From an optimization exercise on the open Yosys and OpenROAD flow, aimed at small area, a short achievable clock period and few clock cycles; shortcuts taken in it are not production practice. Only simulation tests tie the RTL to the original design; equivalence was not proved. Not every run is shown, and edits may drop behaviour that the tests do not exercise.

**Run 1: register map, names as in the netlist**

Other sequential cells in the stronger gray, the rest of the logic in the fainter gray.
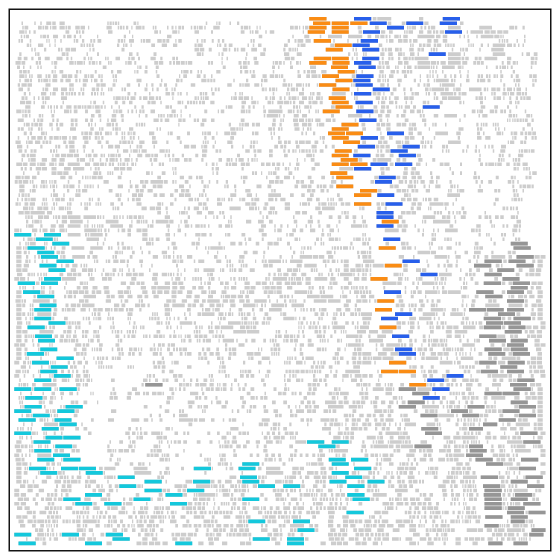
**Run 1: nets reached from selected ports**

The bar under the picture is 100 um long.
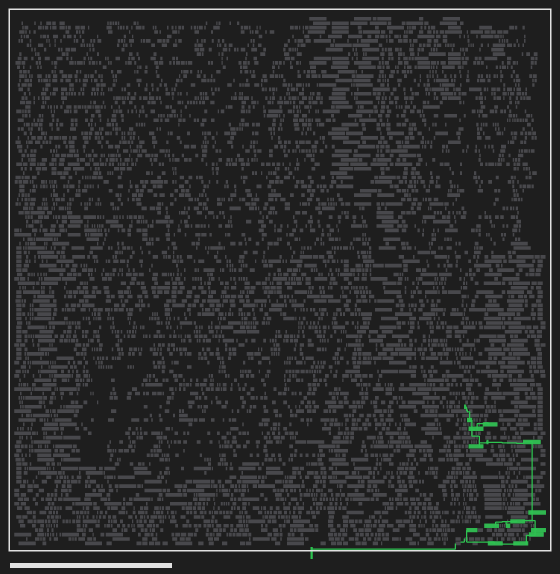
**Run 1: the worst timing path**

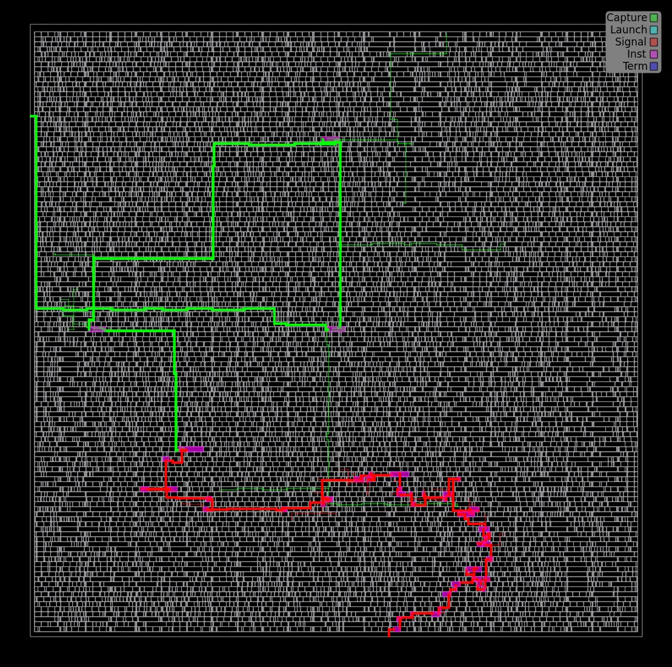
## flow/run.sh

```bash
#!/bin/bash
# synth_recipe.tcl (not shown) runs the flow's synth.tcl, then flattens the netlist and writes it again
# the make line also repeats each setting of config.mk as NAME=value (left out here)
make -C /OpenROAD-flow-scripts/flow DESIGN_CONFIG=/design/flow/config.mk WORK_HOME=/design/flow/orfs CLKGATE_MAP_FILE= SYNTH_SCRIPT=/design/flow/synth_recipe.tcl finish
```

## flow/config.mk

```make
export PLATFORM = sky130hd
export DESIGN_NAME = fpmult_rtl
export DESIGN_NICKNAME = fpmult_rtl
export VERILOG_FILES = /design/flow/design.v
export SDC_FILE = /design/flow/constraint.sdc
export NUM_CORES = 4
export LEC_CHECK = 0
export CAP_MARGIN = 20
export CORE_MARGIN = 2
export CORE_UTILIZATION = 40
export PLACE_DENSITY = 0.6
export SLEW_MARGIN = 20
```

## flow/constraint.sdc

```tcl
create_clock -name core_clock -period 11.0 [get_ports {clk_in}]
set_input_delay 2.2000 -clock core_clock [delete_from_list [all_inputs] [get_ports {clk_in}]]
set_output_delay 2.2000 -clock core_clock [all_outputs]
set_load 0.01 [all_outputs]
```

## flow/design.v

```verilog
module fpmult_rtl #(parameter int P=53, parameter int Q=11)(
    input  logic rst_in_N,         
    input  logic clk_in,           
    input  logic [P+Q-1:0] x_in,      
    input  logic [P+Q-1:0] y_in,      
    input  logic [1:0] round_in,   
    input  logic start_in,         
    output logic [P+Q-1:0] p_out,   
    output logic [3:0] oor_out,  
    output logic done_out        
);
    logic[Q:0] exp_interm;
    exponent_adder #(.P(P), .Q(Q)) exp_adder (x_in[P+Q-2:0], y_in[P+Q-2:0], exp_interm);
    logic sign_out;
    sign_computer sign_comp (x_in[P+Q-1], y_in[P+Q-1], sign_out);
    logic[P-1:0] sig_a;
    logic[P-1:0] sig_b;
    input_handler  #(.P(P), .Q(Q)) sig_comp (x_in, y_in, sig_a, sig_b);
    logic[Q-1:0] exp_out;
    logic err;
    logic[P-2:0] sig_out;
    output_assembler #(.P(P), .Q(Q)) assemble_out(sign_out, exp_out, sig_out, p_out, oor_out);
    control_fsm #(.P(P), .Q(Q)) main_fsm (
        .clk(clk_in), .reset(~rst_in_N), .start(start_in), .exp_in(exp_interm), .sig_a(sig_a), .sig_b(sig_b),
        .a_no_sign(x_in[P+Q-2:0]), .b_no_sign(y_in[P+Q-2:0]), .sign(sign_out), .round_in(round_in),
        .exp_out(exp_out), .done(done_out), .err(err), .sig_out(sig_out)
    );
endmodule
module output_assembler #(parameter P, parameter Q) (
    input logic sign,
    input logic[Q-1:0] exp,
    input logic[P-2:0] sig,
    output logic[P+Q-1:0] p_out,
    output logic[3:0] oor_out
);
    assign p_out = {sign, exp, sig};
    assign oor_out[3] = ~(|exp | |sig );
    assign oor_out[2] = &exp & ~|sig;
    assign oor_out[1] = &exp & |sig;
    assign oor_out[0] = ~|exp & |sig;
endmodule
module input_handler #(parameter P, parameter Q)
(
    input logic[P+Q-1:0] x_in,
    input logic[P+Q-1:0] y_in,
    output logic[P-1:0] sig_a,
    output logic[P-1:0] sig_b
);
    localparam LEN = P+Q;
    localparam EXP_ED = LEN-2;
    localparam EXP_ST = P-1;
    assign sig_a = {|x_in[EXP_ED:EXP_ST] & ~&x_in[EXP_ED:EXP_ST], x_in[EXP_ST-1:0]};
    assign sig_b = {|y_in[EXP_ED:EXP_ST] & ~&y_in[EXP_ED:EXP_ST], y_in[EXP_ST-1:0]};
endmodule
module exponent_adder #(parameter P, parameter Q)
(
    input logic[P+Q-2:0] x_in,
    input logic[P+Q-2:0] y_in,
    output logic signed[Q:0] exp_out
);
    localparam LEN = P+Q;
    localparam EXP_ED = LEN-2;
    localparam EXP_ST = P-1;
    localparam BIAS = (1 << (Q-1)) - 1;
    logic[Q-1:0] x_tmp;
    logic[Q-1:0] y_tmp;
    assign x_tmp = x_in[EXP_ED:EXP_ST] == {Q{1'h0}} ? {{(Q-1){1'h0}}, 1'h1} : x_in[EXP_ED:EXP_ST];
    assign y_tmp = y_in[EXP_ED:EXP_ST] == {Q{1'h0}} ? {{(Q-1){1'h0}}, 1'h1} : y_in[EXP_ED:EXP_ST];
    assign exp_out = &x_tmp | &y_tmp ? 
                        {1'h0, {Q{1'h1}}} 
                        : ~|x_in | ~|y_in ? 
                            {(Q+1){1'h0}} 
                            : 
                            {1'b0, x_tmp} + {1'b0, y_tmp} - BIAS;
endmodule
module sign_computer(
    input logic x_sign,
    input logic y_sign,
    output logic sign_out
);
    assign sign_out = x_sign ^ y_sign;
endmodule
module nan_computer #(parameter P, parameter Q)(
    input logic[P+Q-2:0] x_in,
    input logic[P+Q-2:0] y_in,
    output logic is_nan
);
    localparam LEN = P+Q;
    localparam EXP_ED = LEN-2;
    localparam EXP_ST = P-1;
    localparam SIG_ED = EXP_ST-1;
    assign is_nan = (&x_in[EXP_ED:EXP_ST] & |x_in[SIG_ED:0]) | 
                    (&y_in[EXP_ED:EXP_ST] & |y_in[SIG_ED:0]) | 
                    (&x_in[EXP_ED:EXP_ST] & ~|x_in[SIG_ED:0] & ~|y_in) | 
                    (&y_in[EXP_ED:EXP_ST] & ~|y_in[SIG_ED:0] & ~|x_in);
endmodule
module negative_truncate_exp_in #(parameter P, parameter Q)(
    input logic[Q:0] exp_in,
    output logic[$clog2(P+1)-1:0] trunc_out,
    output logic[P:0] masked_bits
);
    logic[Q:0] neg_exp_in;
    assign neg_exp_in = ~exp_in + 1;
    assign trunc_out = neg_exp_in[$clog2(P+1)-1:0];
    assign masked_bits = (1 << (trunc_out)) - 1;
endmodule
module control_fsm #(parameter P, parameter Q)(
    input logic clk,
    input logic reset,
    input logic start,
    input logic signed[Q:0] exp_in,
    input logic[P-1:0] sig_a,
    input logic[P-1:0] sig_b,
    input logic[P+Q-2:0] a_no_sign,
    input logic[P+Q-2:0] b_no_sign,
    input logic sign,
    input logic[1:0] round_in,
    output logic[Q-1:0] exp_out,
    output logic done,
    output logic err,
    output logic[P-2:0] sig_out
);
    logic[3:0] cur_state;
    logic[3:0] next_state;
    logic mDone;
    logic mStart;
    logic mStart_next;
    logic[P-1:0] product_out;
    logic g_bit;
    logic r_bit;
    logic s_bit;
    logic signed [Q:0] exp_control_cur;
    logic signed [Q:0] exp_control_next;
    logic [$clog2(P)-1:0] exponent_shift;
    multiplier_fsm #(.P(P), .Q(Q)) fsm_multiplier_controlled (
        .clk(clk), .reset(reset), .start(mStart), .sig_a(sig_a), .sig_b(sig_b), .exp_in(exp_in),
        .product(product_out), .g(g_bit), .r(r_bit), .s(s_bit), .done(mDone), .exponent_shift(exponent_shift));
    logic is_nan;
    nan_computer #(.P(P), .Q(Q)) compute_nan(a_no_sign, b_no_sign, is_nan);
    logic[$clog2(P+1)-1:0] trunc_exp_in;
    logic[P:0] exp_in_bits_masked;
    negative_truncate_exp_in #(.P(P), .Q(Q)) trunc_neg_exp_in(exp_control_cur, trunc_exp_in, exp_in_bits_masked);
    logic signed[31:0] exp_extended;
    sign_extend_exponent #(.Q(Q)) extend_exp_signed (.exp_in(exp_in), .exp_extended(exp_extended));
    logic[P:0] control_product_cur;
    logic[P:0] control_product_next;
    logic g_control_cur;
    logic r_control_cur;
    logic s_control_cur;
    logic g_control_next;
    logic r_control_next;
    logic s_control_next;
    logic[P-2:0] sig_next;
    logic[Q-1:0] exp_next;
    always_ff @( posedge clk or posedge reset ) begin : main_ctrl_fsm
        if (reset) begin
            cur_state <= 4'b0000;
        end
        else begin
            if (cur_state == 4'b0111) begin
                done = 1'b1;
            end else begin
                done = 1'b0;
            end
            cur_state <= next_state;
            exp_control_cur <= exp_control_next;
            control_product_cur <= control_product_next;
            g_control_cur <= g_control_next;
            r_control_cur <= r_control_next;
            s_control_cur <= s_control_next;
            exp_out <= exp_next;
            sig_out <= sig_next;
        end
    end
    always_comb begin : main_ctrl_state_handler
        case (cur_state)
            4'b0000: begin
                if (start) begin
                    next_state = 4'b0001;
                    mStart = 1'b1;
                end
                else begin
                    mStart = 1'b0;
                    next_state = 4'b0000;
                end
                sig_next = sig_out;
                exp_next = exp_out;
                exp_control_next = exp_control_cur;
                control_product_next = control_product_cur;
                g_control_next = g_control_cur;
                r_control_next = r_control_cur;
                s_control_next = s_control_cur;
            end
            4'b0001: begin  
                if (mDone) begin
                    next_state = 4'b0010;
                    exp_control_next = exp_control_cur;
                    control_product_next = {1'b0, product_out};
                    g_control_next = g_bit;
                    r_control_next = r_bit;
                    s_control_next = s_bit;
                end
                else begin
                    next_state = 4'b0001;
                    exp_control_next = exp_control_cur;
                    control_product_next = control_product_cur;
                    g_control_next = g_control_cur;
                    r_control_next = r_control_cur;
                    s_control_next = s_control_cur;
                end
                mStart = 1'b0;
                sig_next = sig_out;
                exp_next = exp_out;
            end
            4'b0010: begin  
                if (control_product_cur[P-1]) begin
                    exp_control_next = exp_in + {{Q-1{1'b0}}, 1'b1};
                    s_control_next = r_control_cur | s_control_cur;
                    control_product_next = control_product_cur;
                    g_control_next = g_control_cur;
                    r_control_next = r_control_cur;
                end else begin
                    exp_control_next = exp_in - {{(Q+1-$clog2(P)){1'b0}}, exponent_shift};
                    control_product_next = {1'b0, control_product_cur[P-2:0], g_control_cur};
                    g_control_next = r_control_cur;
                    r_control_next = r_control_cur;
                    s_control_next = s_control_cur;
                end
                next_state = 4'b0011;
                mStart = 1'b0;
                sig_next = sig_out;
                exp_next = exp_out;
            end
            4'b0011: begin
                if (exp_control_cur < 1 && exp_control_cur > 1 - ((1 << (Q-1)) - 1) ) begin
                    if (exp_extended > -P) begin
                        r_control_next = 1'b0;
                        g_control_next = (trunc_exp_in <= P) ? control_product_cur[trunc_exp_in] : 1'b0;
                        exp_control_next = {Q+1{1'b0}};
                        control_product_next = control_product_cur >> (trunc_exp_in + 1);
                        if (exp_control_cur == 0) begin
                            s_control_next = r_control_cur | s_control_cur;
                        end else begin
                            s_control_next = r_control_cur | s_control_cur | (|(control_product_cur & exp_in_bits_masked));
                        end
                    end else begin  
                        s_control_next = g_control_cur | r_control_cur | s_control_cur | (|control_product_cur);
                        exp_control_next = {Q+1{1'b0}};
                        control_product_next = {P+1{1'b0}};
                        g_control_next = 1'b0;
                        r_control_next = 1'b0;
                    end
                end else begin
                    control_product_next = control_product_cur;
                    exp_control_next = exp_control_cur;
                    g_control_next = g_control_cur;
                    r_control_next = r_control_cur;
                    s_control_next = s_control_cur;
                end
                next_state = 4'b0100;
                mStart = 1'b0;
                sig_next = sig_out;
                exp_next = exp_out;
            end
            4'b0100: begin  
                    if(round_in == 2'b00) begin  
                        if (g_control_cur) begin  
                            if (s_control_cur) begin  
                                control_product_next = control_product_cur + {{P-1{1'b0}}, 1'b1};
                            end else if (control_product_cur[0]) begin  
                                control_product_next = control_product_cur + {{P-1{1'b0}}, 1'b1};
                            end else 
                                control_product_next = control_product_cur;
                        end else begin
                            control_product_next = control_product_cur;
                        end
                    end
                    else if (round_in == 2'b01) begin  
                        control_product_next = control_product_cur;
                    end
                    else if (round_in == 2'b10) begin
                        if ((g_control_cur | s_control_cur) & sign) begin  
                            control_product_next = control_product_cur + {{P-1{1'b0}}, 1'b1};
                        end else 
                            control_product_next = control_product_cur;
                    end
                    else begin
                        if ((g_control_cur | s_control_cur) & ~sign) begin  
                            control_product_next = control_product_cur + {{P-1{1'b0}}, 1'b1};
                        end else 
                            control_product_next = control_product_cur;
                    end
                exp_control_next = exp_control_cur;
                g_control_next = g_control_cur;
                r_control_next = r_control_cur;
                s_control_next = s_control_cur;
                next_state = 4'b0101;
                mStart = 1'b0;
                sig_next = sig_out;
                exp_next = exp_out;
            end
            4'b0101: begin  
                if (control_product_cur[P]) begin
                    exp_control_next = exp_in + {{Q-1{1'b0}}, 1'b1};
                    control_product_next = {1'b0, control_product_cur[P:1]};
                end else begin 
                    exp_control_next = exp_control_cur;
                    control_product_next = control_product_cur;
                end
                g_control_next = g_control_cur;
                r_control_next = r_control_cur;
                s_control_next = s_control_cur;
                next_state = 4'b0110;
                mStart = 1'b0;
                sig_next = sig_out;
                exp_next = exp_out;
            end
            4'b0110: begin  
                if (is_nan) begin  
                    sig_next = {{P-2{1'b0}}, 1'b1};  
                    exp_next = {Q{1'b1}};
                end
                else if (exp_control_cur < -(1 << (Q-1)) || exp_control_cur == {1'b0, {Q{1'b1}}}) begin
                    if (&a_no_sign[P+Q-2:P-1] | &b_no_sign[P+Q-2:P-1]) begin  
                        sig_next = {P-1{1'b0}};  
                        exp_next = {Q{1'b1}};
                    end else begin
                        if(round_in == 2'b00) begin  
                            sig_next = {P-1{1'b0}};  
                            exp_next = {Q{1'b1}};
                        end
                        else if (round_in == 2'b01) begin  
                            sig_next = {P-1{1'b1}};  
                            exp_next = {Q{1'b1}} - 1;
                        end
                        else if (round_in == 2'b10) begin  
                            if (sign) begin  
                                sig_next = {P-1{1'b0}};  
                                exp_next = {Q{1'b1}};
                            end else begin
                                sig_next = {P-1{1'b1}};  
                                exp_next = {Q{1'b1}} - 1;
                            end
                        end
                        else begin
                            if (sign) begin  
                                sig_next = {P-1{1'b1}};  
                                exp_next = {Q{1'b1}} - 1;
                            end else begin
                                sig_next = {P-1{1'b0}};  
                                exp_next = {Q{1'b1}};
                            end
                        end
                    end
                end
                else if ((exp_control_cur == 1 && !control_product_cur[P-1]) || exp_control_cur < 1) begin  
                    exp_next = {Q{1'b0}};
                    sig_next = control_product_cur[P-2:0];
                end
                else begin
                    exp_next = exp_control_cur[Q-1:0];
                    sig_next = control_product_cur[P-2:0];
                end
                exp_control_next = exp_control_cur;
                control_product_next = control_product_cur;
                g_control_next = g_control_cur;
                r_control_next = r_control_cur;
                s_control_next = s_control_cur;
                next_state = 4'b0111;
                mStart = 1'b0;
            end
            4'b0111: begin
                next_state = 4'b0000;
                mStart = 1'b0;
                sig_next = sig_out;
                exp_next = exp_out;
                exp_control_next = exp_control_cur;
                control_product_next = control_product_cur;
                g_control_next = g_control_cur;
                r_control_next = r_control_cur;
                s_control_next = s_control_cur;
            end
            default: begin
                next_state = 4'b0000;
                mStart = 1'b0;
                sig_next = sig_out;
                exp_next = exp_out;
                exp_control_next = exp_control_cur;
                control_product_next = control_product_cur;
                g_control_next = g_control_cur;
                r_control_next = r_control_cur;
                s_control_next = s_control_cur;
            end
        endcase
    end
endmodule
module multiplier_fsm #(parameter P, parameter Q)(
    input logic clk,
    input logic reset,
    input logic start,
    input logic[P-1:0] sig_a,
    input logic[P-1:0] sig_b,
    input logic signed[Q:0] exp_in,
    output logic[P-1:0] product,
    output logic g,
    output logic r,
    output logic s,
    output logic done,
    output logic[$clog2(P)-1:0] exponent_shift
);
    localparam PRODUCT_LEN=2*P;
    localparam REG_BITS=$clog2(P+1);
    localparam logic [REG_BITS-1:0] ST_LAST = P+1;
    localparam logic [REG_BITS-1:0] ST_DONE = P+2;
    logic [REG_BITS-1:0] cur_state;
    logic [REG_BITS-1:0] next_state;
    logic [PRODUCT_LEN-1:0] p_vector;
    logic [PRODUCT_LEN-1:0] product_next;
    logic [PRODUCT_LEN-1:0] p_vector_next;
    shift_add_clb #(P) shift_add_fsm (
        .product_cur(p_vector), .multiplicand(sig_b), .product_next(product_next));
    logic [31:0] leading_zeroes;
    leading_zero_counter #(PRODUCT_LEN) nlz (p_vector, leading_zeroes);
    logic[P-1:0] uPb_out;
    upper_P_bits #(P) uPb (leading_zeroes, p_vector, uPb_out);
    logic[31:0] lz_cap_out;
    leading_zero_cap #(.P(P), .Q(Q)) lz_cap (exp_in, leading_zeroes, lz_cap_out);
    logic [P-1:0] product_out_next;
    logic s_next;
    logic r_next;
    logic g_next;
    always_ff @( posedge clk or posedge reset) begin : mult_fsm
        if (reset) begin
            cur_state <= {REG_BITS{1'b0}};
        end else begin
            if (cur_state == ST_LAST) begin
                product <= product_out_next;
                s <= s_next;
                r <= r_next;
                g <= g_next;
                exponent_shift <= exponent_shift_next[$clog2(P)-1:0];
            end
            if (cur_state == ST_DONE) begin
                done = 1'b1;
            end else begin
                done = 1'b0;
            end
            cur_state <= next_state;
            p_vector <= p_vector_next;
        end
    end
    always_comb begin : multiplier_state_handler
        if (cur_state == 0) begin
            next_state = start ? {{(REG_BITS-1){1'b0}}, 1'b1} : {REG_BITS{1'b0}};
        end else if (cur_state <= ST_LAST) begin
            next_state = cur_state + 1;
        end else begin
            next_state = {REG_BITS{1'b0}};
        end
    end
    always_comb begin : shift_add_handler
        if (cur_state == {REG_BITS{1'b0}}) begin
            if (start) begin
                p_vector_next = {{P{1'b0}}, sig_a};  
            end else begin
                p_vector_next = p_vector;  
            end
        end else begin
            p_vector_next = product_next;  
        end
    end
    logic[31:0] exponent_shift_next;
    logic [PRODUCT_LEN-1:0] temp_store; 
    always_comb begin
        if (cur_state == ST_LAST) begin
            if (lz_cap_out > 1) begin
                exponent_shift_next = lz_cap_out - 1;
                if (P+1 < lz_cap_out) begin
                    product_out_next = uPb_out;
                end else begin
                    product_out_next = p_vector[PRODUCT_LEN-lz_cap_out -:P];
                end
                if (P-2<lz_cap_out) begin
                    s_next = 1'b0;
                end else begin
                    s_next = |(p_vector & ((1 << (P-1-lz_cap_out)) - 1));
                end
                if (P-1<lz_cap_out) begin
                    r_next = 1'b0;
                end else begin
                    r_next = p_vector[P-1-lz_cap_out];
                end
                if (P<lz_cap_out) begin
                    g_next = 1'b0;
                end else begin
                    g_next = p_vector[P-lz_cap_out];
                end
            end else begin
                product_out_next = p_vector[PRODUCT_LEN-1:P];
                s_next = |p_vector[P-3:0];
                r_next = p_vector[P-2];
                g_next = p_vector[P-1];
                exponent_shift_next = 32'b0;
            end
        end else begin
            product_out_next = product;
            s_next = s;
            r_next = r;
            g_next = g;
            exponent_shift_next = {{(32-$clog2(P)){1'b0}},exponent_shift};
        end
    end
endmodule
module shift_add_clb #(parameter P)(
    input logic[2*P-1:0] product_cur,
    input logic[P-1:0] multiplicand,
    output logic[2*P-1:0] product_next
);
    localparam PRODUCT_LEN=2*P;
    wire [PRODUCT_LEN:0] add_intermediary;
    wire [P:0] sum_upper;
    assign sum_upper = product_cur[PRODUCT_LEN-1:P] + (product_cur[0] ? {1'b0, multiplicand[P-1:0]} : {(P+1){1'b0}});
    assign add_intermediary = {sum_upper, product_cur[P-1:0]};
    assign product_next = add_intermediary[PRODUCT_LEN:1];  
endmodule
module sign_extend_exponent #(Q) (
    input logic[Q:0] exp_in,
    output logic signed[31:0] exp_extended
);
assign exp_extended = {{(32-(Q+1)){exp_in[Q]}}, exp_in};
endmodule
module leading_zero_counter #(
    parameter int PRODUCT_LEN = 16   
)(
    input  logic [PRODUCT_LEN-1:0] in_vector,  
    output logic [31:0] nlz   
);
    integer i;
    always_comb begin
        nlz = 0;
        for (i = 0; i < PRODUCT_LEN; i++) begin
            if (in_vector[i]) begin
                nlz = PRODUCT_LEN - 1 - i;
            end
        end
    end
endmodule
module upper_P_bits #(parameter int P) (
    input logic[31:0] lz,
    input logic[P*2-1:0] vec,
    output logic[P-1:0] out
);
    logic[P*2-1:0] mid;
    assign mid = vec << lz;
    assign out = mid[P*2-1 -: P];
endmodule
module leading_zero_cap #(parameter int P, parameter int Q) (
    input logic [Q:0] exp_in,
    input logic [31:0] lz,
    output logic [31:0] max_exp_shift
);
    assign max_exp_shift = lz > {{(32-(Q+1)){1'b0}}, exp_in} ? {{(32-(Q+1)){1'b0}}, exp_in} : lz;
endmodule
```

==> impl_metrics.csv, run 1 <==
group,metric,value,unit
synth,ys_warn_count,3,
timing,clock_skew,0.0419,ns
timing,hold_viol,0,
worst_setup_path,critPathMaxFanout,8,
route,ant_nets,0,
global_route,met2_usage,65.1,%
clock_tree,ctsHoldBuffers,0,
finish,nets,6292,
min_path,hold_depth,2,
route,viasPerCell,6.91,
finish,drive_gt1_share,12.9,%
global_route,grt_pass1_wl,359,mm
finish,nFillCells,10929,
synth,synth_area,43300,sq um
worst_setup_path,r2r_end,"main_fsm.fsm_multiplier_controlled.s",
global_route,grt_overflow,0,
timing,rsz0062_at_grt,"false",
timing,final_max_slew_viol_count,0,
timing,finalSetupViolations,0,
global_route,grt_max_degree,129,
die,rows,120,
run,maxCapViolCount,0,
worst_setup_path,r2r_slack,0.83,ns
route,drt_first_pass_iters,7,
timing,worst_slack,0.626,ns
min_path,min_to,"main_fsm.fsm_multiplier_controlled.p_vector[12]",
worst_setup_path,critPathRequiredTime,11.40,ns
synth,synth_edf_count,302,
clock_tree,cts_resized,0,
global_route,first_global_vias,48039,
clock_tree,cts.path.max_buffers,3,
clock_tree,ctsHtreeMaxLevel,2,
die,floorplan.initialDensity,40.4,%
global_route,antenna_found_initial,20,
placed_design,preCtsSetupSlack,-0.0141,ns
clock_tree,cts.root.buffer_cell,"clkbuf_16",
global_route,use_met1,55.7,%
global_route,busiest_layer,"met2",
clock_tree,clock-sinks,311,
die,coreArea,107000,sq um
global_route,grtUsageMet3,13.0,%
clock_tree,postCtsSetupBuffers,0,
timing,slew_headroom,20.5,%
worst_setup_path,criticalPathCategory,"primary input to flip-flop",
global_route,grt_usage,44.2,%
worst_setup_path,cp-end-kind,"flip-flop",
die,die_x,333,um
placed_design,hpwl,192,mm
worst_setup_path,rr_worst_depth,36,
synth,ys.flop_type,"edfxtp_1",
worst_setup_path,crit_slowest_cell,"a2111o_1",
worst_setup_path,crit_top_cell,"ha_1",
worst_setup_path,startpoint_type,"primary input",
status,status,"complete, no violations",
synth,ys_ff_latch,311,
synth,ys_seq_area_share,21.4,%
route,wl,254,mm
synth,synth.largest_area_cell,"edfxtp_1",
timing,fin_tns_setup,0,ns
route,drc,0,
synth,synth_area_leaders,"edfxtp_1, nand2_1, mux2i_1",
worst_setup_path,cp_data_arrival_time,10.77,ns
timing,whs,0.536,ns
synth,synth.distinct_cells,112,
min_path,worst_hold_startpoint,"main_fsm.fsm_multiplier_controlled.p_vector[13]",
min_path,min_path_type,"flip-flop to flip-flop",
die,die-area,111000,sq um
synth,synth.top_cell.area_share,20.9,%
clock_tree,path_clk_slew,0.07,ns
synth,syn_inst,5931,
placed_design,placedCellCount,7404,
timing,fmax,96.4,MHz
clock_tree,cts_tree,"built",
finish,syn2layout_area_growth,16.2,%
clock_tree,cts_made_buffers,41,
route,route.detailed.wl_per_inst,34.0,um
worst_setup_path,critPathMaxStageDelay,0.46,ns
route,via_count,51785,
clock_tree,clock_latency,0.66,ns
finish,final_cells,7490,
timing,min_period_over_period,94.3,%
synth,synth_async_sr_flop_share,2.89,%
synth,syn-num-nets,6177,
placed_design,place.gp.congestion,1.07,
timing,tightest_slew,1.18,ns
synth,avgSynthCellArea,7.31,sq um
route,drtIter0Drc,8222,
die,die_height,333,um
Testbench counts for the RTL of run 1, summed over its fixed seeds: cycles 60,480.
## Picture notes: 'register map, names as in the netlist'
Key: `main_fsm.fsm_multiplier_controlled.product` = orange [sequential cells 53]; `main_fsm.fsm_multiplier_controlled.p_vector` = cyan [sequential cells 106]; `main_fsm.control_product_cur` = blue [sequential cells 54]
Another 98 sequential cells are not colored.
Register Area: 9290 sq um
register share of the cell area: 18.4%

## Picture notes: 'nets reached from selected ports'
Key: `rst_in_N` = green [direction input, end cells 17, buffers 2, wire 316 um]
IO buf count: 201
I/O pins: 202

## Picture notes: 'the worst timing path'
Final min period: 10.37 ns
Layout Utilization: 47.0%

run 1: cell families after synthesis:
family                   synth area share [%]
AO/OA/AOI/OAI                            26.3
XOR/XNOR                                 3.37
adder cells (fa/ha/maj)                  3.31
buffers and inverters                    6.25
flip-flops                               21.4
multiplexers                             14.2
other                                 0.00865
AND/OR/NAND/NOR                          25.1
run 1: cell usage in the layout (no fill, tap or decap), types with 63 or more instances in the layout:
| master | instances |
|---|---|
| buf_4 | 446 |
| o211ai_1 | 85 |
| o221ai_1 | 63 |
| a211oi_1 | 90 |
| ha_1 | 106 |
| nor2_1 | 610 |
| o21ai_0 | 380 |
| mux2i_1 | 374 |
| nand3_1 | 196 |
| nand2_1 | 1006 |
| a21oi_1 | 417 |
| nor4_1 | 112 |
| nor3_1 | 124 |
| clkdlybuf4s50_1 | 201 |
| mux4_2 | 90 |
| edfxtp_1 | 302 |
| a31oi_1 | 64 |
| o22ai_1 | 63 |
| xor2_1 | 63 |
| a21o_1 | 80 |
| xnor2_1 | 84 |
| inv_1 | 98 |
| a221oi_1 | 75 |
| and2_1 | 74 |
run 1: worst max path at each step:
stage / startpoint / to / slack [ns] / cells past startpoint
after floorplan: x_in[54] / main_fsm.fsm_multiplier_controlled.s / 0.05 / 48
after global placement: x_in[53] / main_fsm.fsm_multiplier_controlled.s / 0.006 / 45
after detailed placement: x_in[53] / main_fsm.fsm_multiplier_controlled.s / -0.01 / 45
after CTS: x_in[53] / main_fsm.fsm_multiplier_controlled.s / 0.62 / 45
after global routing: x_in[54] / main_fsm.fsm_multiplier_controlled.s / 0.008 / 45
final: x_in[53] / main_fsm.fsm_multiplier_controlled.s / 0.63 / 45
run 1: layer usage:
metal | vias to the layer above | part of all wire [%]
met2 | 3719 | 42
met5 | - | 0.035
li1 | 22295 | -
met3 | 962 | 12
met1 | 24799 | 38
met4 | 10 | 8.3
run 1: through the flow:
| step | area, sq um |
|---|---|
| floorplan | 43400 |
| global placement | 48900 |
| detailed placement | 48900 |
| CTS | 50300 |
| global route | 50400 |
| finish | 50400 |
run 1: cell usage after synthesis (33+ instances only):
library cell / n
buf_1: 85
nor2_1: 613
o22ai_1: 63
xor2_1: 66
nand3_1: 196
and3_1: 57
nand2_1: 1007
o221ai_1: 64
mux2i_1: 375
clkbuf_1: 470
nand4_1: 55
o21ai_0: 380
mux4_2: 90
nor4_1: 117
o211ai_1: 85
ha_1: 110
and2_1: 76
nor2b_1: 40
a21oi_1: 420
a31oi_1: 64
a211oi_1: 90
inv_1: 101
xnor2_1: 101
a21o_1: 81
mux2_2: 33
a221oi_1: 75
nor3_1: 129
o21a_1: 56
edfxtp_1: 302
run 1: final cells by class:
| cell class | instances | area, sq um | share of cell area (%) |
|---|---|---|---|
| well taps | 1403 | 1760 | 3.48 |
| multi-input cells | 4917 | 31800 | 63.0 |
| diodes | 8 | 20.0 | 0.0397 |
| clock inverters | 24 | 342 | 0.678 |
| flip-flops and latches | 311 | 9290 | 18.4 |
| inverters | 110 | 419 | 0.832 |
| repair buffers | 665 | 5690 | 11.3 |
| clock buffers | 52 | 1110 | 2.20 |
run 1: critical path: cells and delay by family:
kind | cells | cell delay [ns]
simple gates | 15 | 2.69
mux | 1 | 0.30
fa+ha+maj | 7 | 1.90
buf+inv | 8 | 1.14
compound gates | 13 | 2.38
xor+xnor | 1 | 0.17
run 1: sequential cells by signal, indices dropped and copies added (netlist names):
signal and flops:
main_fsm.g_control_cur 1, main_fsm.fsm_multiplier_controlled.r 1, main_fsm.control_product_cur 54, main_fsm.fsm_multiplier_controlled.cur_state 6, main_fsm.fsm_multiplier_controlled.p_vector 106, main_fsm.s_control_cur 1
main_fsm.cur_state 3, main_fsm.fsm_multiplier_controlled.s 1, main_fsm.fsm_multiplier_controlled.g 1, main_fsm.r_control_cur 1, main_fsm.done 1, main_fsm.fsm_multiplier_controlled.exponent_shift 6
main_fsm.fsm_multiplier_controlled.product 53, main_fsm.fsm_multiplier_controlled.done 1, main_fsm.exp_out 11, main_fsm.sig_out 52, main_fsm.exp_control_cur 12
--- run 2: outline of the changes from run 1 ---
flow/design.v: 563 -> 7741 lines; modules unchanged: 0
  fpmult_rtl: edited, 28 -> 240 lines
  fpm_booth_tree: new, 7501 lines
  removed: output_assembler, input_handler, exponent_adder, sign_computer, nan_computer, negative_truncate_exp_in, control_fsm, multiplier_fsm, shift_add_clb, sign_extend_exponent, leading_zero_counter, upper_P_bits, leading_zero_cap
==> module fpmult_rtl as of run 2 <==
module fpmult_rtl #(parameter int P=53, parameter int Q=11)(
    input  logic rst_in_N,
    input  logic clk_in,
    input  logic [P+Q-1:0] x_in,
    input  logic [P+Q-1:0] y_in,
    input  logic [1:0] round_in,
    input  logic start_in,
    output logic [P+Q-1:0] p_out,
    output logic [3:0] oor_out,
    output logic done_out
);
    localparam logic [1:0] ST_IDLE = 2'd0, ST_LEFT = 2'd1, ST_RIGHT = 2'd2, ST_FINAL = 2'd3;
    logic [10:0] ex, ey;
    logic [51:0] fx, fy;
    logic        ex_z, ey_z, ex_o, ey_o, fx_nz, fy_nz, xn_z, yn_z;
    assign ex = x_in[62:52];
    assign ey = y_in[62:52];
    assign fx = x_in[51:0];
    assign fy = y_in[51:0];
    assign ex_z = ~|ex;
    assign ey_z = ~|ey;
    assign ex_o = &ex;
    assign ey_o = &ey;
    assign fx_nz = |fx;
    assign fy_nz = |fy;
    assign xn_z = ex_z & ~fx_nz;
    assign yn_z = ey_z & ~fy_nz;
    logic [52:0] sig_a, sig_b;
    assign sig_a = {~ex_z & ~ex_o, fx};
    assign sig_b = {~ey_z & ~ey_o, fy};
    logic [11:0] ein_c;
    always_comb begin
        if (ex_o | ey_o)
            ein_c = 12'h7ff;
        else if (xn_z | yn_z)
            ein_c = 12'h000;
        else
            ein_c = {1'b0, ex[10:1], ex[0] | ex_z} + {1'b0, ey[10:1], ey[0] | ey_z} - 12'd1023;
    end
    logic signed [11:0] ein_cs;
    assign ein_cs = ein_c;
    logic slow;
    assign slow = (ex_z & fx_nz) | (ey_z & fy_nz) | ((ein_cs <= 12'sd0) && (ein_cs >= -12'sd1022));
    logic [11:0] ein;
    logic [1:0]  rnd;
    logic        sgn, nan_r, spec_r;
    always_ff @(posedge clk_in) begin
        ein    <= ein_c;
        rnd    <= round_in;
        sgn    <= x_in[63] ^ y_in[63];
        nan_r  <= (ex_o & fx_nz) | (ey_o & fy_nz) | (ex_o & ~fx_nz & yn_z) | (ey_o & ~fy_nz & xn_z);
        spec_r <= ex_o | ey_o;
    end
    logic signed [11:0] ein_s;
    assign ein_s = ein;
    logic [105:0] tree_s, tree_c;
    fpm_booth_tree u_tree (.a(sig_a), .b(sig_b), .s(tree_s), .c(tree_c));
    logic [1:0]   st;
    logic [105:0] S, C;
    logic [6:0]   j;
    logic         denorm, sticky;
    logic [52:0] lo;
    logic        c53;
    assign {c53, lo} = {1'b0, S[52:0]} + {1'b0, C[52:0]};
    logic [52:0] ha_s, ha_c;
    assign ha_s = S[105:53] ^ C[105:53];
    assign ha_c = {S[104:53] & C[104:53], 1'b0};
    logic [52:0] gp_g [0:6];
    logic [52:0] gp_p [0:6];
    assign gp_g[0] = {ha_s[52:1] & ha_c[52:1], 1'b0};
    assign gp_p[0] = {ha_s[52:1] ^ ha_c[52:1], 1'b1};
    genvar lv, bi;
    generate
        for (lv = 0; lv < 6; lv++) begin : g_lv
            for (bi = 0; bi < 53; bi++) begin : g_bi
                if (bi >= (1 << lv)) begin : g_op
                    assign gp_g[lv+1][bi] = gp_g[lv][bi] | (gp_p[lv][bi] & gp_g[lv][bi - (1 << lv)]);
                    assign gp_p[lv+1][bi] = gp_p[lv][bi] & gp_p[lv][bi - (1 << lv)];
                end else begin : g_pass
                    assign gp_g[lv+1][bi] = gp_g[lv][bi];
                    assign gp_p[lv+1][bi] = gp_p[lv][bi];
                end
            end
        end
    endgenerate
    logic x0, g0, a0;
    assign x0 = ha_s[0];
    assign g0 = x0 & c53;       
    assign a0 = x0 | c53;       
    logic [52:0] U, U1;
    logic        U1_co;
    assign U[0]  = x0 ^ c53;
    assign U1[0] = ~(x0 ^ c53);
    generate
        for (bi = 1; bi < 53; bi++) begin : g_sum
            assign U[bi]  = (ha_s[bi] ^ ha_c[bi]) ^ (gp_g[6][bi-1] | (gp_p[6][bi-1] & g0));
            assign U1[bi] = (ha_s[bi] ^ ha_c[bi]) ^ (gp_g[6][bi-1] | (gp_p[6][bi-1] & a0));
        end
    endgenerate
    assign U1_co = &U;
    logic [105:0] PV;
    assign PV = {U, lo};
    logic q105;
    assign q105 = U[52];
    logic [50:0] zd;
    assign zd[0] = S[0] ^ C[0];
    assign zd[50:1] = (S[50:1] ^ C[50:1]) ^ (S[49:0] | C[49:0]);
    logic lo_nz;
    assign lo_nz = |zd;
    logic [11:0] e_pre;
    always_comb begin
        if (denorm)
            e_pre = 12'd0;
        else if (q105)
            e_pre = ein + 12'd1;
        else
            e_pre = ein - {5'd0, j};
    end
    logic signed [11:0] e_pre_s;
    assign e_pre_s = e_pre;
    logic pv_nz, shl, in_rng, zo;
    assign pv_nz  = |PV;
    assign shl    = ~PV[105] & pv_nz & ((j >= 7'd54) | (~PV[104] & ({5'd0, j} + 12'd1 < ein)));
    assign in_rng = (e_pre_s <= 12'sd0) && (e_pre_s >= -12'sd1021);
    assign zo     = ein_s <= -12'sd53;
    logic [5:0] trunc;
    assign trunc = 6'(-e_pre);
    logic [105:0] PVm;
    assign PVm = PV & ~({105'd0, q105 & ~zo} << 52);
    logic shl_sel, shr_first, shr_sel, hold_sel;
    assign shl_sel   = (st == ST_LEFT) & shl;
    assign shr_first = (st == ST_LEFT) & ~shl & in_rng;
    assign shr_sel   = shr_first | (st == ST_RIGHT);
    assign hold_sel  = (st == ST_LEFT) & ~shl & ~in_rng;
    logic [6:0] rcount;
    assign rcount = zo ? 7'd127 : {1'b0, trunc} + {6'd0, q105};
    always_ff @(posedge clk_in or negedge rst_in_N) begin
        if (!rst_in_N)
            st <= ST_IDLE;
        else begin
            case (st)
                ST_LEFT:  st <= shl ? ST_LEFT : (in_rng & (rcount != 7'd0)) ? ST_RIGHT : ST_FINAL;
                ST_RIGHT: st <= (j == 7'd1) ? ST_FINAL : ST_RIGHT;
                default:  st <= start_in ? (slow ? ST_LEFT : ST_FINAL) : ST_IDLE;
            endcase
        end
    end
    logic busy;
    assign busy = st[0] ^ st[1];
    always_ff @(posedge clk_in) begin
        if (!busy)
            S <= tree_s;
        else if (shl_sel)
            S <= {PV[104:0], 1'b0};
        else if (shr_sel)
            S <= {1'b0, PVm[105:1]};
        else
            S <= PV;
        C <= busy ? 106'd0 : tree_c;
        if (shl_sel)
            j <= j + 7'd1;
        else if (shr_first)
            j <= rcount;
        else if (st == ST_RIGHT)
            j <= j - 7'd1;
        else if (!hold_sel)
            j <= 7'd0;
        if (shr_first) begin
            denorm <= 1'b1;
            sticky <= PVm[0];
        end else if (st == ST_RIGHT) begin
            sticky <= sticky | PV[0];
        end else if (!shl_sel && !hold_sel) begin
            denorm <= 1'b0;
            sticky <= 1'b0;
        end
    end
    assign done_out = (st == ST_FINAL);
    logic g, s_b, lsb;
    assign g   = q105 ? lo[52] : lo[51];
    assign s_b = lo_nz | (q105 & lo[51]) | sticky;
    assign lsb = q105 ? U[0] : lo[52];
    logic inc;
    always_comb begin
        case (rnd)
            2'd0: inc = g & (s_b | lsb);
            2'd1: inc = 1'b0;
            2'd2: inc = (g | s_b) & sgn;
            default: inc = (g | s_b) & ~sgn;
        endcase
    end
    logic        cy, top;
    logic [51:0] sig;
    always_comb begin
        if (q105) begin
            cy  = inc & U1_co;
            top = 1'b1;
            sig = inc ? U1[51:0] : U[51:0];
        end else begin
            cy  = inc & lo[52] & U1[52];
            top = U[51] | (inc & lo[52] & U1[51]) ;
            sig = inc ? (lo[52] ? {U1[50:0], 1'b0} : {U[50:0], 1'b1}) : {U[50:0], lo[52]};
        end
        if (cy) begin
            sig = 52'd0;
            top = 1'b1;
        end
    end
    logic [11:0] e2;
    assign e2 = (cy | (q105 & ~denorm)) ? ein + 12'd1 : e_pre;
    logic signed [11:0] e2_s;
    assign e2_s = e2;
    logic [10:0] eo;
    logic [51:0] so;
    always_comb begin
        if (nan_r) begin
            eo = 11'h7ff;
            so = 52'd1;
        end else if ((e2_s < -12'sd1024) || (e2 == 12'h7ff)) begin
            if (spec_r | (rnd == 2'd0) | ((rnd == 2'd2) & sgn) | ((rnd == 2'd3) & ~sgn)) begin
                eo = 11'h7ff;
                so = 52'd0;
            end else begin
                eo = 11'h7fe;
                so = {52{1'b1}};
            end
        end else if (((e2 == 12'd1) & ~top) | (e2_s < 12'sd1)) begin
            eo = 11'd0;
            so = sig;
        end else begin
            eo = e2[10:0];
            so = sig;
        end
    end
    assign p_out = {sgn, eo, so};
    assign oor_out[3] = ~(|eo | |so);
    assign oor_out[2] = &eo & ~|so;
    assign oor_out[1] = &eo & |so;
    assign oor_out[0] = ~|eo & |so;
endmodule
--- a/flow/config.mk
+++ b/flow/config.mk
@@ -6,7 +6,9 @@
 export NUM_CORES = 4
 export LEC_CHECK = 0
+export ABC_AREA = 1
 export CAP_MARGIN = 20
 export CORE_MARGIN = 2
 export CORE_UTILIZATION = 40
 export PLACE_DENSITY = 0.6
+export SETUP_SLACK_MARGIN = 3
 export SLEW_MARGIN = 20
**Run 2: the worst timing path**

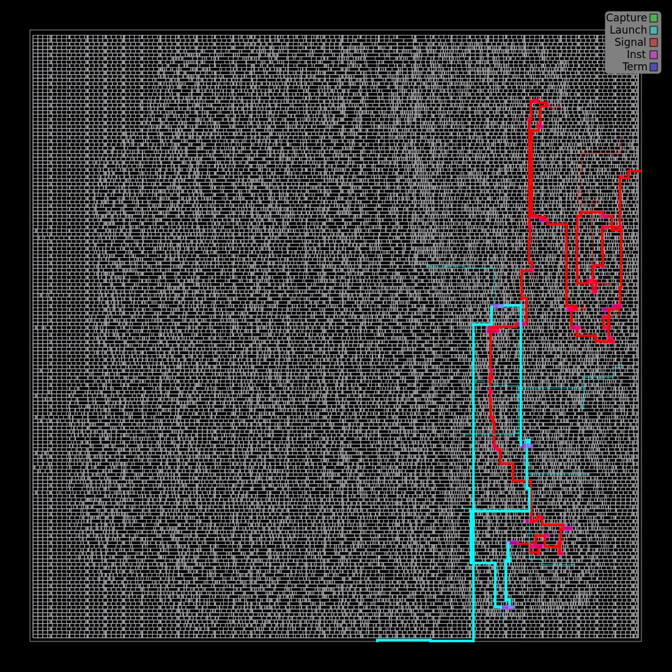
Cell Count, Final, Fillers Out: 13886
Layout Utilization: 44.7%
post-route setup TNS: 0 ns
Final min period: 9.04 ns
slack of the critical path: 1.96 ns

**Run 2: nets reached from selected ports**

The bar under the picture is 100 um long.
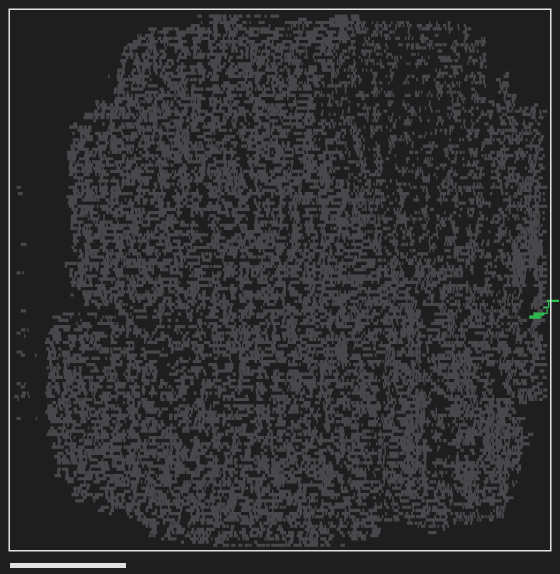
Key: `rst_in_N` = green [direction input, end cells 2, buffers 1, wire 25.6 um]

==> impl_metrics.csv, run 2 <==
group,metric,value,unit
clock_tree,cts_tree,"built",
finish,regMostFlops,"S",
clock_tree,cts.root.buffer_cell,"clkbuf_16",
worst_setup_path,critPathTopFamily,"simple AND/OR/NAND/NOR gates",
synth,ys_ff_latch,239,
run,maxCapViolCount,0,
worst_setup_path,critPathMaxFanout,8,
worst_setup_path,cp_data_arrival_time,6.84,ns
finish,drive_gt1_share,10.9,%
synth,syn-num-nets,13028,
clock_tree,cts_made_buffers,25,
synth,synth.top_cell.area_share,31.0,%
clock_tree,ctsHtreeMaxLevel,1,
timing,tightest_slew,1.21,ns
die,floorplan.initialDensity,40.3,%
synth,yosysMostFrequentCell,"inv_1",
timing,clock_skew,0.0557,ns
synth,avgSynthCellArea,7.52,sq um
synth,ys_seq_area_share,5.77,%
synth,synth_area,84500,sq um
route,route.detailed.wl_per_inst,31.1,um
worst_setup_path,r2r_slack,3.10,ns
die,die_height,464,um
synth,synth_area_leaders,"fa_1, xor2_1, o22ai_1",
worst_setup_path,critPathMaxStageDelay,0.35,ns
global_route,grt_usage,38.9,%
placed_design,place.gp.congestion,1.06,
finish,nets,12840,
timing,min_period_over_period,82.2,%
route,drtIter0Drc,11219,
timing,finalSetupViolations,0,
min_path,min_path_type,"flip-flop to flip-flop",
worst_setup_path,criticalPathCategory,"flip-flop to output pin",
worst_setup_path,crit_top_cell,"nand2_1",
route,wl,432,mm
finish,nFillCells,21252,
die,pin_count,202,
die,die_x,464,um
clock_tree,path_clk_slew,0.08,ns
synth,synth.distinct_cells,67,
global_route,antenna_found_initial,18,
clock_tree,cts.path.max_buffers,3,
timing,slew_headroom,19.2,%
placed_design,preCtsSetupSlack,0.727,ns
die,rows,168,
timing,hold_viol,0,
finish,reg_top3,"S (106), C (105), ein (12)",
worst_setup_path,cp-end-kind,"output pin",
finish,mostFrequentLayoutCell,"inv_1",
worst_setup_path,crit_buf_inv,7,
status,status,"complete, no violations",
worst_setup_path,startpoint_type,"flip-flop",
global_route,grt_overflow,0,
finish,largest_reg_flops,106,
synth,synth_edf_count,8,
die,die-area,215000,sq um
worst_setup_path,crit_slowest_cell,"nor4_4",
synth,synth.largest_area_cell,"fa_1",
global_route,grt_max_degree,170,
synth,syn_inst,11237,
synth,synthTopCellsByCount,"inv_1, nand2_1, xor2_1",
synth,ys.flop_type,"dfxtp_1",
route,drt_first_pass_iters,11,
finish,layout_common_cells,"inv_1, xor2_1, nand2_1, o22ai_1, fa_1",
synth,synth_async_sr_flop_share,0.837,%
synth,ys_warn_count,3,
route,viasPerCell,6.21,
finish,syn2layout_area_growth,10.9,%
clock_tree,clock_latency,0.62,ns
route,drc,0,
clock_tree,clock-sinks,239,
global_route,first_global_vias,86448,
timing,fmax,111,MHz
placed_design,portBuffers,201,
route,via_count,86263,
placed_design,hpwl,311,mm
timing,final_max_slew_viol_count,0,
worst_setup_path,critPathRequiredTime,8.80,ns
route,ant_nets,0,
timing,rsz0062_at_grt,"true",
global_route,grt_pass1_wl,614,mm
die,coreArea,210000,sq um
Testbench counts for the RTL of run 2, summed over its fixed seeds: cycles 960.
## run 2: worst paths after layout
kind | startpoint | end | cells past startpoint
worst max-delay path | C[24] | oor_out[0] | 46
worst min-delay path | sticky | sticky | 2
min in group asynchronous | rst_in_N | st[1] | 1
max in group asynchronous | rst_in_N | st[0] | 1
worst max register to register | C[12] | S[80] | 44
worst min register to register | sticky | sticky | 2
## run 2: per-layer routing
metal,global-route usage (%),vias up,wire length [um]
met5,2.92,-,902
met4,25.2,35,37500
met3,16.0,2049,62100
met2,55.9,6959,174000
met1,47.5,41847,157000
li1,-,35373,-
## run 2: repair_timing
item / in CTS / in global routing
setup endpoints to repair: 229 / 224
gates resized for setup: 474 / 379
cloned: 13 / 10
hold buffers: 0 / 0
setup buffers: 119 / 62
pin swaps: 102 / 63
## run 2: kinds of logic after synthesis
logic type	share of synthesized area, %
adder cells (fa/ha/maj)	36.2
flip-flops	5.77
XOR/XNOR	15.8
multiplexers	0.0118
AO/OA/AOI/OAI	15.0
buffers and inverters	13.6
AND/OR/NAND/NOR	13.6
## run 2: metrics by stage
step	util, %	area, sq um	std cells	hold WS (ns)
floorplan	-	84500	11237	0.533
global placement	42.4	89000	13623	0.657
detailed placement	42.4	89000	13623	0.650
CTS	44.0	92300	13800	0.669
global route	44.7	93700	13876	0.720
finish	44.7	93700	13886	0.663
## run 2: layout make-up
type	instances	area, sq um	area share, %
well taps	2805	3510	3.74
clock buffers	32	703	0.750
repair buffers	651	5760	6.15
multi-input cells	7976	70400	75.1
repair inverters	1	8.76	0.00934
inverters	2155	8180	8.73
flip-flops and latches	239	4940	5.27
diodes	14	35.0	0.0374
clock inverters	13	181	0.194
## run 2: tightest hold or removal path, delay by kind of cell (launching register included)
family	cells	cell delay, ns
flops	1	0.32
simple gates	2	0.23

-- re-timing with driven ports --
The results above use ideal ports. As a check the final layouts listed here were re-extracted and re-timed, cells and wires unchanged. Step 1 (the two cells are an assumption about what drives the block):
set clk [get_ports {clk_in}]
set_driving_cell -lib_cell sky130_fd_sc_hd__clkbuf_16 $clk
set_driving_cell -lib_cell sky130_fd_sc_hd__buf_2 [delete_from_list [all_inputs] $clk]
Step 2 moves the port delays by t, midway between the first and last clock arrival at a register: inputs arrive t later, outputs are due t later. That takes back most of the time a late clock gives input paths. Slacks: ideal / step 1 / step 2; pairs: ideal / step 1.
run | shift t [ns] | setup slack, ns | worst register clock-pin slew, ns
run 1 | 0.719 | 0.626 / 0.683 / -0.036 | 0.07 / 0.07
run 2 | 0.668 | 1.960 / 1.885 / 2.225 | 0.08 / 0.08
With both steps, setup timing fails in run 1, where it was met with ideal ports. For run 1, which loses most, drivers alone change the setup slack by +0.057 ns; drivers and shift together by -0.662 ns.
